Context: an optimization exercise on an open-source flow, tuned for small area, a short achievable clock period and few clock cycles per item. The choices shown serve that exercise and are no tape-out recipe. Where RTL was checked, it was by simulation tests only, not by an equivalence proof against the original. The series may have gaps, and a smaller design here may also do less where the tests do not look. Only the layout flow was run in run 2; the RTL was not checked for function there.

$ cat flow/run.sh
#!/bin/bash
# synth_recipe.tcl (not shown) runs the flow's synth.tcl, then flattens the netlist and writes it again
# the make line also repeats each setting of config.mk as NAME=value (left out here)
make -C /OpenROAD-flow-scripts/flow DESIGN_CONFIG=/design/flow/config.mk WORK_HOME=/design/flow/orfs CLKGATE_MAP_FILE= SYNTH_SCRIPT=/design/flow/synth_recipe.tcl finish
$ cat flow/config.mk
export PLATFORM = sky130hd
export DESIGN_NAME = Final
export DESIGN_NICKNAME = Final
export VERILOG_FILES = /design/flow/design.v
export SDC_FILE = /design/flow/constraint.sdc
export NUM_CORES = 4
export LEC_CHECK = 0
export CAP_MARGIN = 20
export CORE_MARGIN = 2
export CORE_UTILIZATION = 40
export SLEW_MARGIN = 20
$ cat flow/constraint.sdc
create_clock -name core_clock -period 10.0 [get_ports {clk}]
set_input_delay 2.0000 -clock core_clock [delete_from_list [all_inputs] [get_ports {clk}]]
set_output_delay 2.0000 -clock core_clock [all_outputs]
set_load 0.01 [all_outputs]
$ cat flow/design.v
module Final(
    rst_n,
    clk,
    in_valid,
    weight_valid,
    I,
    W,
	out_valid,
	OUT
);
    input rst_n;
    input clk;
    input in_valid;
    input weight_valid;
    input [127:0] I;
    input [127:0] W;
    output reg  out_valid;
    output reg [12:0] OUT;
    wire clk_gate_invalid;
  reg [9:0] cnt;
  reg [3:0] inputs [0:31];
  reg [3:0] weight [0:31];
   reg [7:0] mul_ans [0:3];
   reg [7:0] mul_ans1 [0:3];
   reg [7:0] mul_ans2 [0:3];
   reg [7:0] mul_ans3 [0:3];
   reg [7:0] mul_ans4 [0:3];
   reg [7:0] mul_ans5 [0:3];
   reg [7:0] mul_ans6 [0:3];
   reg [7:0] mul_ans7 [0:3];
   reg [8:0] add_ans1 [0:3];
   reg [8:0] add_ans2 [0:3];
   reg [8:0] add_ans3 [0:3];
   reg [8:0] add_ans4 [0:3];
   reg [9:0] add_ans5 [0:7];
   reg [10:0] add_ans6 [0:3];
   reg [11:0] add_ans7 [0:1];
   wire enable;
   reg flag;
always @(posedge clk or negedge rst_n) 
begin
  if(~rst_n)
    flag <= 0;
  else if(in_valid)
   flag <= 1;
  else if(out_valid)
   flag <= 0;
  else 
   flag <= flag; 
end
always @(posedge clk or negedge rst_n)  
  begin
    if(~rst_n)
      cnt <= 0;
    else if(in_valid)
      cnt <= 1;  
    else if (flag)
     cnt  <= cnt + 1;   
    else if(out_valid)
     cnt <= 0; 
    else 
     cnt <= cnt;
  end
  integer i,j;
  always @(posedge clk or negedge rst_n)  
  begin
    if (~rst_n)
    begin
     for ( i=0 ;i<32 ;i=i+1 ) 
      begin
        inputs [i] <= 0;  
      end
    end 
   else if (in_valid)
    begin
      inputs[0] <= I[127:124] ;  
      inputs[1] <= I[123:120] ;  
      inputs[2] <= I[119:116] ;  
      inputs[3] <= I[115:112] ;  
      inputs[4] <= I[111:108] ;  
      inputs[5] <= I[107:104] ;  
      inputs[6] <= I[103:100] ;  
      inputs[7] <= I[99:96] ;  
      inputs[8] <= I[95:92] ;  
      inputs[9] <= I[91:88] ;  
      inputs[10] <= I[87:84];  
      inputs[11] <= I[83:80];  
      inputs[12] <= I[79:76];  
      inputs[13] <= I[75:72];  
      inputs[14] <= I[71:68];  
      inputs[15] <= I[67:64];  
      inputs[16] <= I[63:60];  
      inputs[17] <= I[59:56];  
      inputs[18] <= I[55:52];  
      inputs[19] <= I[51:48];  
      inputs[20] <= I[47:44];  
      inputs[21] <= I[43:40];  
      inputs[22] <= I[39:36];  
      inputs[23] <= I[35:32];  
      inputs[24] <= I[31:28];  
      inputs[25] <= I[27:24];  
      inputs[26] <= I[23:20];  
      inputs[27] <= I[19:16];  
      inputs[28] <= I[15:12];  
      inputs[29] <= I[11:8];  
      inputs[30] <= I[7:4];  
      inputs[31] <= I[3:0];  
    end 
   else if (out_valid)
    begin
      for ( i=0 ;i<32 ;i=i+1 ) 
      begin
        inputs[i] <= 0;  
      end
    end 
   else 
   begin
    for ( i=0 ;i<32 ;i=i+1 ) 
    begin
      inputs[i] <= inputs[i] ; 
    end 
  end
   end
  always @(posedge clk or negedge rst_n)  
  begin
    if (~rst_n)
    begin
     for ( j=0 ;j<32 ;j=j+1 ) 
      begin
        weight[j] <= 0;  
      end
    end 
   else if(weight_valid)
    begin
      weight[0] <= W[127:124] ;  
      weight[1] <= W[123:120] ;  
      weight[2] <= W[119:116] ;  
      weight[3] <= W[115:112] ;  
      weight[4] <= W[111:108] ;  
      weight[5] <= W[107:104] ;  
      weight[6] <= W[103:100] ;  
      weight[7] <= W[99:96] ;  
      weight[8] <= W[95:92] ;  
      weight[9] <= W[91:88] ;  
      weight[10] <= W[87:84];  
      weight[11] <= W[83:80];  
      weight[12] <= W[79:76];  
      weight[13] <= W[75:72];  
      weight[14] <= W[71:68];  
      weight[15] <= W[67:64];  
      weight[16] <= W[63:60];  
      weight[17] <= W[59:56];  
      weight[18] <= W[55:52];  
      weight[19] <= W[51:48];  
      weight[20] <= W[47:44];  
      weight[21] <= W[43:40];  
      weight[22] <= W[39:36];  
      weight[23] <= W[35:32];  
      weight[24] <= W[31:28];  
      weight[25] <= W[27:24];  
      weight[26] <= W[23:20];  
      weight[27] <= W[19:16];  
      weight[28] <= W[15:12];  
      weight[29] <= W[11:8];  
      weight[30] <= W[7:4];  
      weight[31] <= W[3:0];  
    end 
  end
 always @(posedge clk or negedge rst_n) 
 begin
 if (~rst_n) 
  begin
  for ( i=0 ;i<3 ; i=i+1) 
   begin
      add_ans1[i]<=0;
      add_ans2[i]<=0;
      add_ans3[i]<=0;
      add_ans4[i]<=0;
   end
  end 
 else if (cnt==1) begin
  add_ans1[0] <= (inputs[0] *weight[0]) + (inputs[4] *weight[4]) ;
  add_ans1[1] <= (inputs[1] *weight[1]) + (inputs[5] *weight[5]) ;
  add_ans1[2] <= (inputs[2] *weight[2]) + (inputs[6] *weight[6]) ;
  add_ans1[3] <= (inputs[3] *weight[3]) + (inputs[7] *weight[7]) ;
  add_ans2[0] <= (inputs[8] *weight[8] ) + (inputs[12]*weight[12]) ;
  add_ans2[1] <= (inputs[9] *weight[9] ) + (inputs[13]*weight[13]) ;
  add_ans2[2] <= (inputs[10]*weight[10]) + (inputs[14]*weight[14]) ;
  add_ans2[3] <= (inputs[11]*weight[11]) + (inputs[15]*weight[15]) ;
  add_ans3[0] <= (inputs[16]*weight[16]) + (inputs[20]*weight[20]) ;
  add_ans3[1] <= (inputs[17]*weight[17]) + (inputs[21]*weight[21]) ;
  add_ans3[2] <= (inputs[18]*weight[18]) + (inputs[22]*weight[22]) ;
  add_ans3[3] <= (inputs[19]*weight[19]) + (inputs[23]*weight[23]) ;
  add_ans4[0] <= (inputs[24]*weight[24]) + (inputs[28]*weight[28]) ;
  add_ans4[1] <= (inputs[25]*weight[25]) + (inputs[29]*weight[29]) ;
  add_ans4[2] <= (inputs[26]*weight[26]) + (inputs[30]*weight[30]) ;
  add_ans4[3] <= (inputs[27]*weight[27]) + (inputs[31]*weight[31]) ;
  end
  else 
  begin
    for ( i=0 ;i<3 ;i=i+1 ) 
    begin
      add_ans1[i] <= add_ans1[i];
      add_ans2[i] <= add_ans2[i];
      add_ans3[i] <= add_ans3[i];
      add_ans4[i] <= add_ans4[i];
    end
  end
end
always @(posedge clk or negedge rst_n)  
 begin
  if (~rst_n) 
    begin
    for ( i=0 ;i<7 ; i=i+1) 
     begin
      add_ans5[i] <= 0;
     end
    end 
    else if (cnt==2) begin
      add_ans5[0] <= add_ans1[0] + add_ans2[0] ;
      add_ans5[1] <= add_ans1[1] + add_ans2[1] ;
      add_ans5[2] <= add_ans1[2] + add_ans2[2] ;
      add_ans5[3] <= add_ans1[3] + add_ans2[3] ;
      add_ans5[4] <= add_ans3[0] + add_ans4[0] ;
      add_ans5[5] <= add_ans3[1] + add_ans4[1] ;
      add_ans5[6] <= add_ans3[2] + add_ans4[2] ;
      add_ans5[7] <= add_ans3[3] + add_ans4[3] ;
    end
  else 
  begin
   for ( i=0 ;i<7 ;i=i+1 ) 
   begin
      add_ans5[i] <= add_ans5[i];
   end 
  end
 end
always @(posedge clk or negedge rst_n)  
 begin
  if (~rst_n) 
    begin
    for ( i=0 ;i<3 ; i=i+1) 
     begin
      add_ans6[i]<=0;
     end
    end 
   else if (cnt==3) begin
      add_ans6[0] <= add_ans5[0] + add_ans5[2] ;
      add_ans6[1] <= add_ans5[1] + add_ans5[3] ;
      add_ans6[2] <= add_ans5[4] + add_ans5[6] ;
      add_ans6[3] <= add_ans5[5] + add_ans5[7] ;
    end
 else 
  begin
   for ( i=0 ;i<3 ;i=i+1 ) 
   begin
      add_ans6[i]  <= add_ans6[i] ;
   end
  end
 end
always @(posedge clk or negedge rst_n)  
 begin
  if (~rst_n) 
    begin
    for ( i=0 ;i<2 ; i=i+1) 
     begin
      add_ans7[i]<=0;
     end
    end 
   else if (cnt==4) begin
      add_ans7[0] <= add_ans6[0] + add_ans6[1] ;
      add_ans7[1] <= add_ans6[2] + add_ans6[3] ;
    end
 else 
  begin
   for ( i=0 ;i<2 ;i=i+1 ) 
   begin
      add_ans7[i]  <= 0 ;
   end
  end
 end
  always @(posedge clk or negedge rst_n)
  begin
    if (~rst_n)
      out_valid <= 0;
    else if (cnt==5) 
      out_valid <=1;
    else
         out_valid <= 0;
  end
always @(posedge clk or negedge rst_n)
  begin
    if (~rst_n)
      OUT <= 0;
    else if(cnt==5)
       OUT <= add_ans7[0] + add_ans7[1]; 
    else 
        OUT <= 0;
  end
endmodule
==> impl_metrics.py, run 1 <==
metrics = {
    "critical_path": {
        "cp.arrival_ns": 4.85,
        "endpoint_kind": "flip-flop",
        "critPathKind": "flip-flop to flip-flop",
        "critPathLaunchType": "flip-flop",
        "cp_max_fo": 5,
        "cpMostUsedCell": "fa_1",
        "slowest_stage": "fa_1",
        "required_ns": 10.48,
    },
    "clock_tree": {
        "numCtsBuffers": 71,
        "postCtsHoldBufs": 0,
        "postCtsSetupBuffers": 0,
        "cts_tree": "built",
    },
    "sta": {
        "rsz0062_at_grt": "false",
        "timing.final.ws_setup_ns": 5.626,
        "max_freq_mhz": 228.6,
        "setup_viol": 0,
        "hold_viol_final": 0,
    },
    "synth": {
        "synth-seq-area-share": 0.3386,
        "synth_cell_types": 60,
        "ys_ff_latch": 573,
        "syn_nets": 5348,
        "synthArstFlopShare": 0.9005,
        "ys.warnings.count": 10,
    },
    "die": {
        "dieArea_um2": 110600,
    },
    "placed_design": {
        "placed_cell_area_um2": 47410,
        "dp_cells": 5883,
        "dp_slack_ns": 5.604,
    },
    "min_path": {
        "min_path_type": "flip-flop to flip-flop",
    },
    "cells_and_area": {
        "layout.nets": 5602,
        "num-fill-cells": 10137,
        "drive_above_1_share": 0.07073,
    },
    "grt": {
        "use_met2": 0.2975,
        "grt_use_met1": 0.2611,
    },
    "run_status": {
        "status": "complete, no violations",
    },
    "route": {
        "drt_iter0_markers": 1335,
    },
}
Testbench counts for the RTL of run 1, summed over its fixed seeds: cycles 19,200, items 3,200.
==> run 1: worst max-delay path: cells and delay by family, from the launching register on <==
| kind | cells | cell delay (ns) |
|---|---|---|
| xor gates and xnor gates | 1 | 0.15 |
| buffers and inverters | 4 | 0.23 |
| AOI/OAI and AO/OA | 5 | 0.73 |
| and+or+nand+nor | 1 | 0.19 |
| DFF | 1 | 0.42 |
| adders and majority gates | 5 | 2.53 |
==> run 1: synthesized netlist by cell type (all sizes together) (18+ instances only) <==
master  count
nand2     443
xor2       75
o21a       26
inv       583
clkbuf     86
dfrtp     516
a21o       47
buf        18
o21bai     41
ha        486
xnor2      86
a21oi     114
nand2b    154
nor2      107
and2      406
o21ai     375
nor3       31
mux2      180
edfxtp     57
a211oi     22
nor2b      39
fa        303
==> run 1: state kept, by name, summed over array words and instances (netlist names) <==
register   count
add_ans3      36
flag           1
add_ans6      44
add_ans2      36
OUT           13
add_ans4      36
weight       128
add_ans1      36
inputs       128
out_valid      1
cnt           10
add_ans7      24
add_ans5      80
==> run 1: area by class of cell <==
class / instances / area (um2) / share of cell area
diodes: 1 / 2.502 / 0.00005019
well taps: 1403 / 1755 / 0.03521
clock buffers: 94 / 1989 / 0.03990
inverters: 583 / 2188 / 0.04389
flip-flops and latches: 573 / 14630 / 0.2934
multi-input cells: 3039 / 25980 / 0.5210
repair buffers: 285 / 2868 / 0.05752
clock inverters: 35 / 450.4 / 0.009034
==> run 1: cells in the final DEF (no fill, tap or decap), types with 10 or more instances in the layout <==
cell type and n:
inv_1 583, dfrtp_1 515, ha_1 486, nand2_1 440, and2_1 405, o21ai_0 340
fa_1 303, clkdlybuf4s50_1 270, nand2b_1 154, mux2_2 140, a21oi_1 114, nor2_1 106
xnor2_1 86, xor2_1 75, clkbuf_16 73, edfxtp_1 57, a21o_1 47, o21bai_1 41
mux2_4 40, nor2b_1 39, o21ai_1 35, nor3_1 31, o21a_1 26, a211oi_1 22
nand3_1 13, o31ai_1 13, a31oi_1 12, clkbuf_1 12, clkinv_2 11, o31a_1 10
==> run 1: cells by family (layout without fill, tap and decap cells) <==
| family | Yosys count | in the layout | share of synthesized area |
|---|---|---|---|
| and+or+nand+nor | 1216 | 1216 | 0.1436 |
| adders and majority gates | 789 | 789 | 0.2812 |
| AOI/OAI and AO/OA | 692 | 692 | 0.09243 |
| buffers and inverters | 687 | 997 | 0.06089 |
| DFF | 573 | 573 | 0.3386 |
| muxes | 181 | 181 | 0.05063 |
| xor gates and xnor gates | 161 | 161 | 0.03264 |
| other | 0 | 1 | 0 |
==> run 1: stage by stage <==
stage / hold WS (ns) / utilization
after floorplan: 0.4498 / -
after global placement: 0.4678 / 0.4429
after detailed placement: 0.4703 / 0.4429
after CTS: 0.4843 / 0.4657
after global routing: 0.5076 / 0.4657
final: 0.4818 / 0.4657
==> run 1: worst min path at each step <==
stage                        start             end  slack (ns)  depth (start not counted)
floorplan           add_ans5[2][0]  add_ans5[2][0]        0.45                          2
global placement    add_ans5[6][2]  add_ans5[6][2]        0.47                          2
detailed placement  add_ans5[6][0]  add_ans5[6][0]        0.47                          2
CTS                 add_ans5[6][0]  add_ans5[6][0]        0.48                          2
global route        add_ans5[6][0]  add_ans5[6][0]        0.51                          2
finish              add_ans5[6][2]  add_ans5[6][2]        0.48                          2
==> run 1: routing by layer <==
metal  share of wire  vias up
met5               0        -
met4           0.019        0
met3           0.035      102
met2            0.46      378
met1            0.49    14158
li1                -    14502
**Run 1: supply network**

Bar = 100 um. Pins as bars on the die edge.
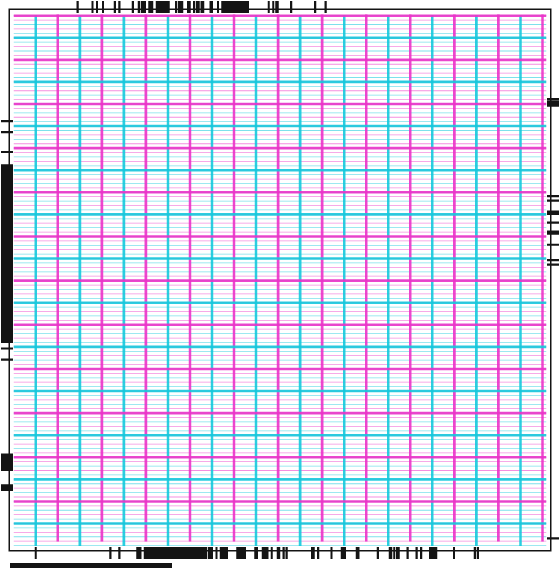
Magenta shows VDD. Cyan shows VSS.
24 straps on met5. 274 signal pins sit on the boundary. The core has 120 rows. 24 straps on met4.
Die Y: 332.6 um
placeable core region: 107,100 um2
die width: 332.6 um

**Run 1: placed cells, one colour a class**

Fill, decap, tap and diode cells in grey.
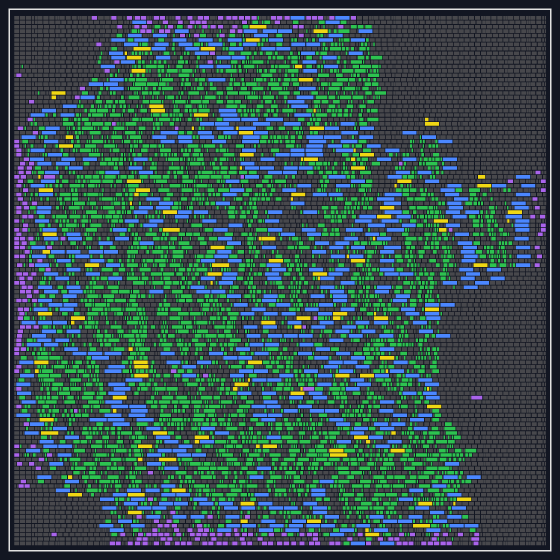
Yellow shows clock drivers and dummy loads, cells 129. Green shows all other logic, cells 3,622. Purple shows other buffers and delay cells, cells 285. Blue shows flip-flops, cells 573.
sequential cell area share: 0.2934
final non-filler cell area: 49,860 um2
Rows: 120
fin util: 0.4657

**Run 1: routed clock nets over the placement**

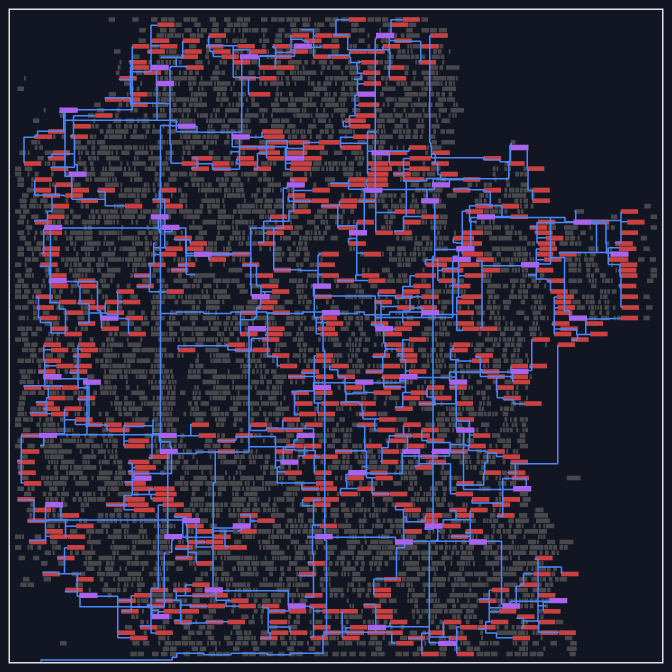
Red shows flip-flops, count 573. Purple shows cells driving clock nets, count 71. Blue shows clock wires, length 8,940 um.
There are 72 routed clock nets. Position of the flops: all over the die.
clock latency on the worst-skew pair: 0.62 ns
clk_skew: 0.01911 ns

**Run 1: wiring by layer**

Only two layers are drawn.
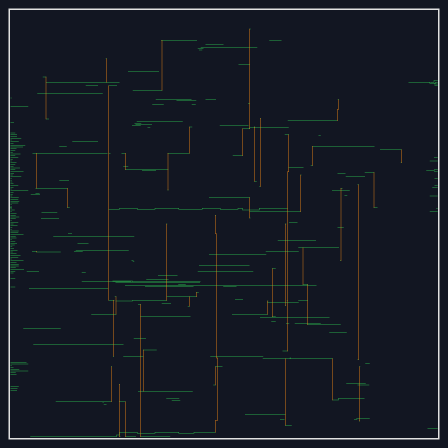
Green shows met3, wire length 3,420 um. Orange shows met4, wire length 1,870 um.
average wire per standard cell: 16.43 um
total wire length: 98,810 um
total track usage: 0.1836
vias post-DR: 29,140

**Run 1: full-chip view from the flow's report step**

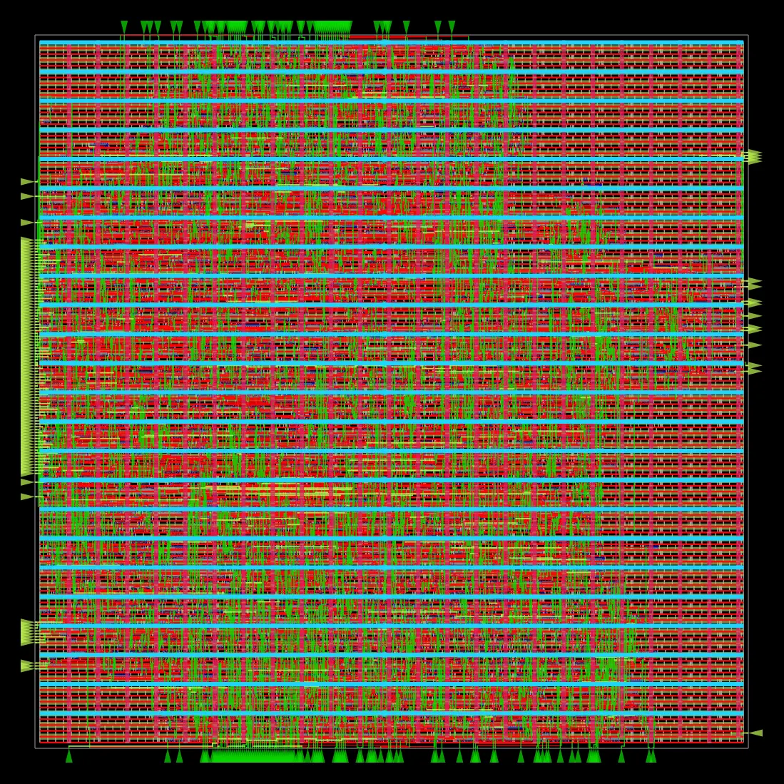

==> run 2: too many edits to list; what changed since run 1 <==
flow/design.v: 299 -> 2138 lines; modules unchanged: 0
  Final: edited, 299 -> 2130 lines
  Final_fa: new, 4 lines
  Final_hai: new, 4 lines
==> module Final_fa as of run 2 <==
module Final_fa(input a, input b, input c, output s, output co);
  assign s = a ^ b ^ c;
  assign co = (a & b) | (a & c) | (b & c);
endmodule
==> module Final_hai as of run 2 <==
module Final_hai(input a, input b, output s, output co);
  assign s = ~(a ^ b);
  assign co = a | b;
endmodule
--- a/flow/config.mk
+++ b/flow/config.mk
@@ -10,2 +10,3 @@
 export CORE_UTILIZATION = 40
 export SLEW_MARGIN = 20
+export SYNTH_HIERARCHICAL = 1
**Run 2: full-chip view from the flow's report step**

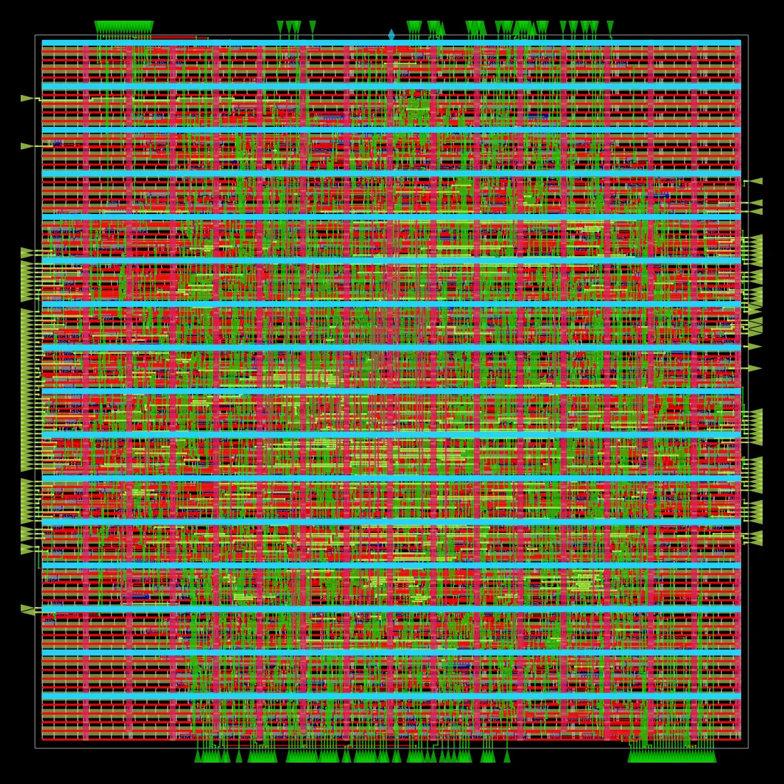
final non-filler cell area: 23,550 um2
non-filler cells, final: 2,441
fin util: 0.4964
Die Y: 222.8 um
total wire length: 63,370 um

**Run 2: supply network**

Bar = 50 um. Pins as bars on the die edge.
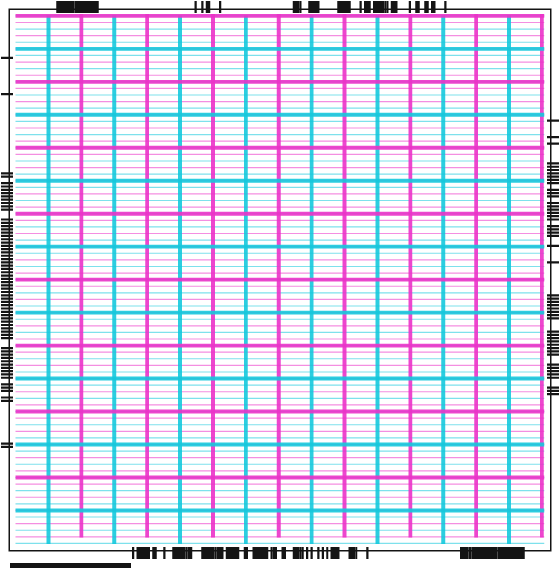
Magenta shows VDD. Cyan shows VSS.
16 straps on met5. 274 signal pins sit on the boundary. 81 met1 rails follow the rows. 16 straps on met4. The core has 80 rows.

**Run 2: routed clock nets over the placement**

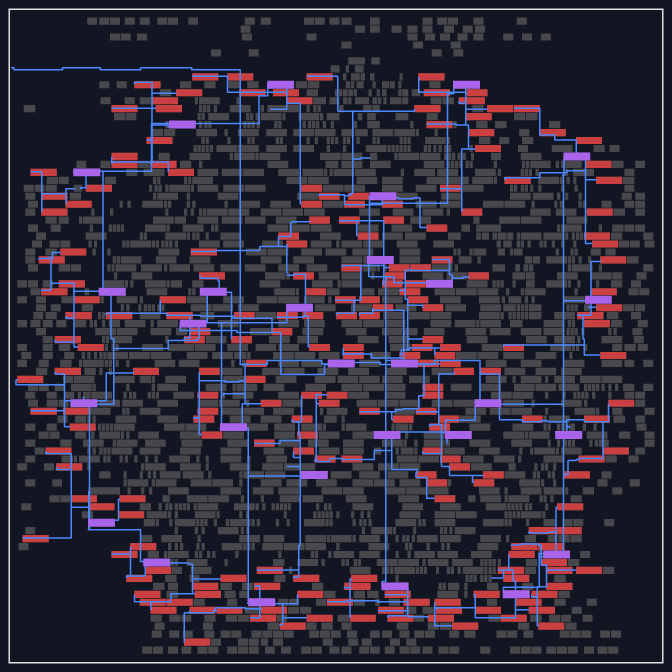
Red shows flip-flops, count 216. Blue shows clock wires, length 3,700 um. Purple shows cells driving clock nets, count 28.
There are 29 routed clock nets.

**Run 2: placed cells, one colour a class**

Fill, decap, tap and diode cells in grey.
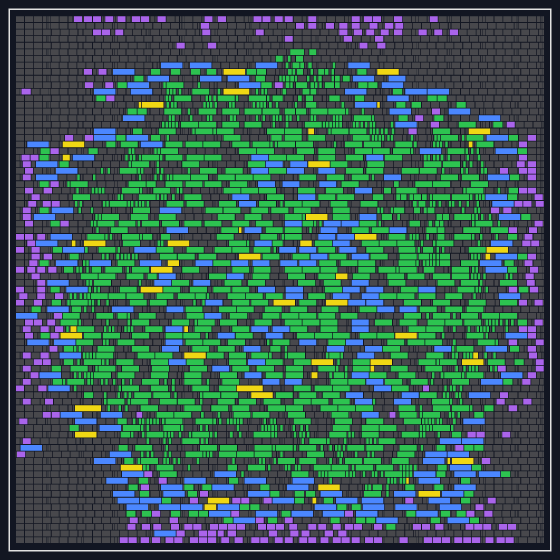
Blue shows flip-flops, cells 216. Green shows all other logic, cells 1,282. Purple shows other buffers and delay cells, cells 276. Yellow shows clock drivers and dummy loads, cells 52.
sequential cell area share: 0.2110
Rows: 80
placeable core region: 47,450 um2

==> impl_metrics.py, run 2 <==
metrics = {
    "critical_path": {
        "critPathLaunchType": "flip-flop",
        "slowest_stage": "clkdlybuf4s50_1",
        "cp_num_buf_inv": 2,
        "critPathKind": "flip-flop to output port",
        "cpLargestDelayFamily": "adder cells",
        "cpMostUsedCell": "fa_1",
        "endpoint_kind": "output port",
        "cp.arrival_ns": 4.85,
    },
    "cells_and_area": {
        "layout_commonest_cell": "nand2_1",
        "layout.nets": 2576,
        "final_cell_mix": "516 x nand2_1, 489 x fa_1, 271 x clkdlybuf4s50_1",
        "drive_above_1_share": 0.1035,
        "antenna_cells": 0,
        "largest_register_ffs": 128,
        "multi_input_area_um2": 13840,
        "seqCellArea_um2": 4970,
        "top_register": "weight",
    },
    "synth": {
        "ys_ff_latch": 216,
        "synthAdderAreaFrac": 0.5265,
        "synth-simple-area-share": 0.1082,
        "synth_cell_types": 34,
        "synthTopCellsByCount": "516 x nand2_1, 489 x fa_1, 129 x dfrtp_1, 128 x mux2_2, 87 x dfxtp_1",
        "yosys.area_share.xor_xnor": 0.003203,
        "synthArstFlopShare": 0.5972,
    },
    "sta": {
        "hold_viol_final": 0,
        "max_freq_mhz": 145.9,
        "rsz0062_at_grt": "false",
        "setup_viol": 0,
        "whs_ns": 0.5470,
        "finalClockSkew_ns": 0.01633,
    },
    "clock_tree": {
        "postCtsSetupBuffers": 0,
        "numCtsBuffers": 28,
        "postCtsHoldBufs": 0,
        "clk_latency_ns": 0.58,
        "cts_tree": "built",
    },
    "run_status": {
        "status": "complete, no violations",
    },
    "placed_design": {
        "placed_cell_area_um2": 22590,
    },
    "route": {
        "vias": 12599,
        "drt_iter0_markers": 1022,
    },
    "min_path": {
        "min_path_type": "flip-flop to flip-flop",
    },
    "grt": {
        "grt_usage": 0.2664,
    },
}
[run 2: cell types whose count changed after synthesis, moves of 82 or more]
cell,delta
nand2b_1,-153
and2_1,-405
a21oi_1,-107
xnor2_1,-82
ha_1,-463
nor2_1,-96
dfrtp_1,-387
inv_1,-513
o21ai_0,-338
clkbuf_1,-86
dfxtp_1,+87
fa_1,+186
[run 2: worst reg2reg max path: cells and delay by family, from the launching register on]
family / cells / cell delay, ns
adders and majority gates: 6 / 2.96
DFF: 1 / 0.36
muxes: 1 / 0.34
and+or+nand+nor: 1 / 0.29
[run 2: kinds of logic (layout without fill, tap and decap cells)]
logic type,Yosys count,after routing
flip-flops,216,216
adder cells (fa/ha/maj),512,512
AND/OR/NAND/NOR,538,538
multiplexers,128,128
XOR/XNOR,7,7
AO/OA/AOI/OAI,27,27
buffers and inverters,84,398
[run 2: path summary, 6_finish.rpt]
check,start,to,slack [ns],depth (start not counted)
worst max-delay path,cs[63],OUT[11],3.15,11
worst min-delay path,weight[64],weight[64],0.55,1
worst max register to register,weight[3],cs[62],5.94,8
worst min register to register,weight[64],weight[64],0.55,1
max in group asynchronous,rst_n,weight[3],7.29,2
min in group asynchronous,rst_n,weight[69],1.48,1
[run 2: metal layers]
| metal | up-vias | share of wire | GRT usage |
|---|---|---|---|
| met5 | - | 0 | 0 |
| met4 | 0 | 0.041 | 0.09288 |
| met3 | 112 | 0.074 | 0.05898 |
| met2 | 573 | 0.49 | 0.4412 |
| met1 | 6640 | 0.40 | 0.3473 |
| li1 | 5274 | - | - |
[run 2: final cells by class]
cell class,count,area share
clock buffer,37,0.03379
clock inverter,15,0.006906
inverter,70,0.01116
multi-input combinational,1212,0.5875
sequential,216,0.2110
tap,615,0.03267
timing repair buffer,276,0.1169
[run 2: modules after synthesis (local to each module, per instance)]
module     area, um2  cells inside  flip-flops and latches
Final           9069           969                     216
Final_fa       20.02             1                       0
Final_hai      27.53             5                       0
[run 2: stage by stage]
stage	utilization	setup WS, ns	instances
floorplan	-	4.208	1512
global placement	0.4762	3.233	2389
detailed placement	0.4762	3.160	2389
CTS	0.4964	3.063	2441
global route	0.4964	2.941	2441
finish	0.4964	3.147	2441

[afterwards: timing with drivers on the ports]
No port has a modelled driver above. Below, the same layouts with a new extraction and two added sets of constraints.
Step 1, drivers: a clkbuf_16 drives clk and a buf_2 each remaining input, both assumed.
Step 2 moves the port delays by t, midway between the first and last clock arrival at a register: inputs arrive t later, outputs are due t later. That takes back most of the time a late clock gives input paths.
Three values: ideal, step 1, step 2; two values: the first two.
run | shift t [ns] | slack for setup (ns) | cell pins on the clock port's net
run 1 | 0.689 | 5.626 / 5.626 / 5.626 | 1
run 2 | 0.633 | 3.147 / 3.089 / 3.124 | 1
After both steps every run listed still meets setup and hold. The setup slack of run 2, which loses most, moves by -0.058 ns with the drivers and by -0.023 ns with both steps.
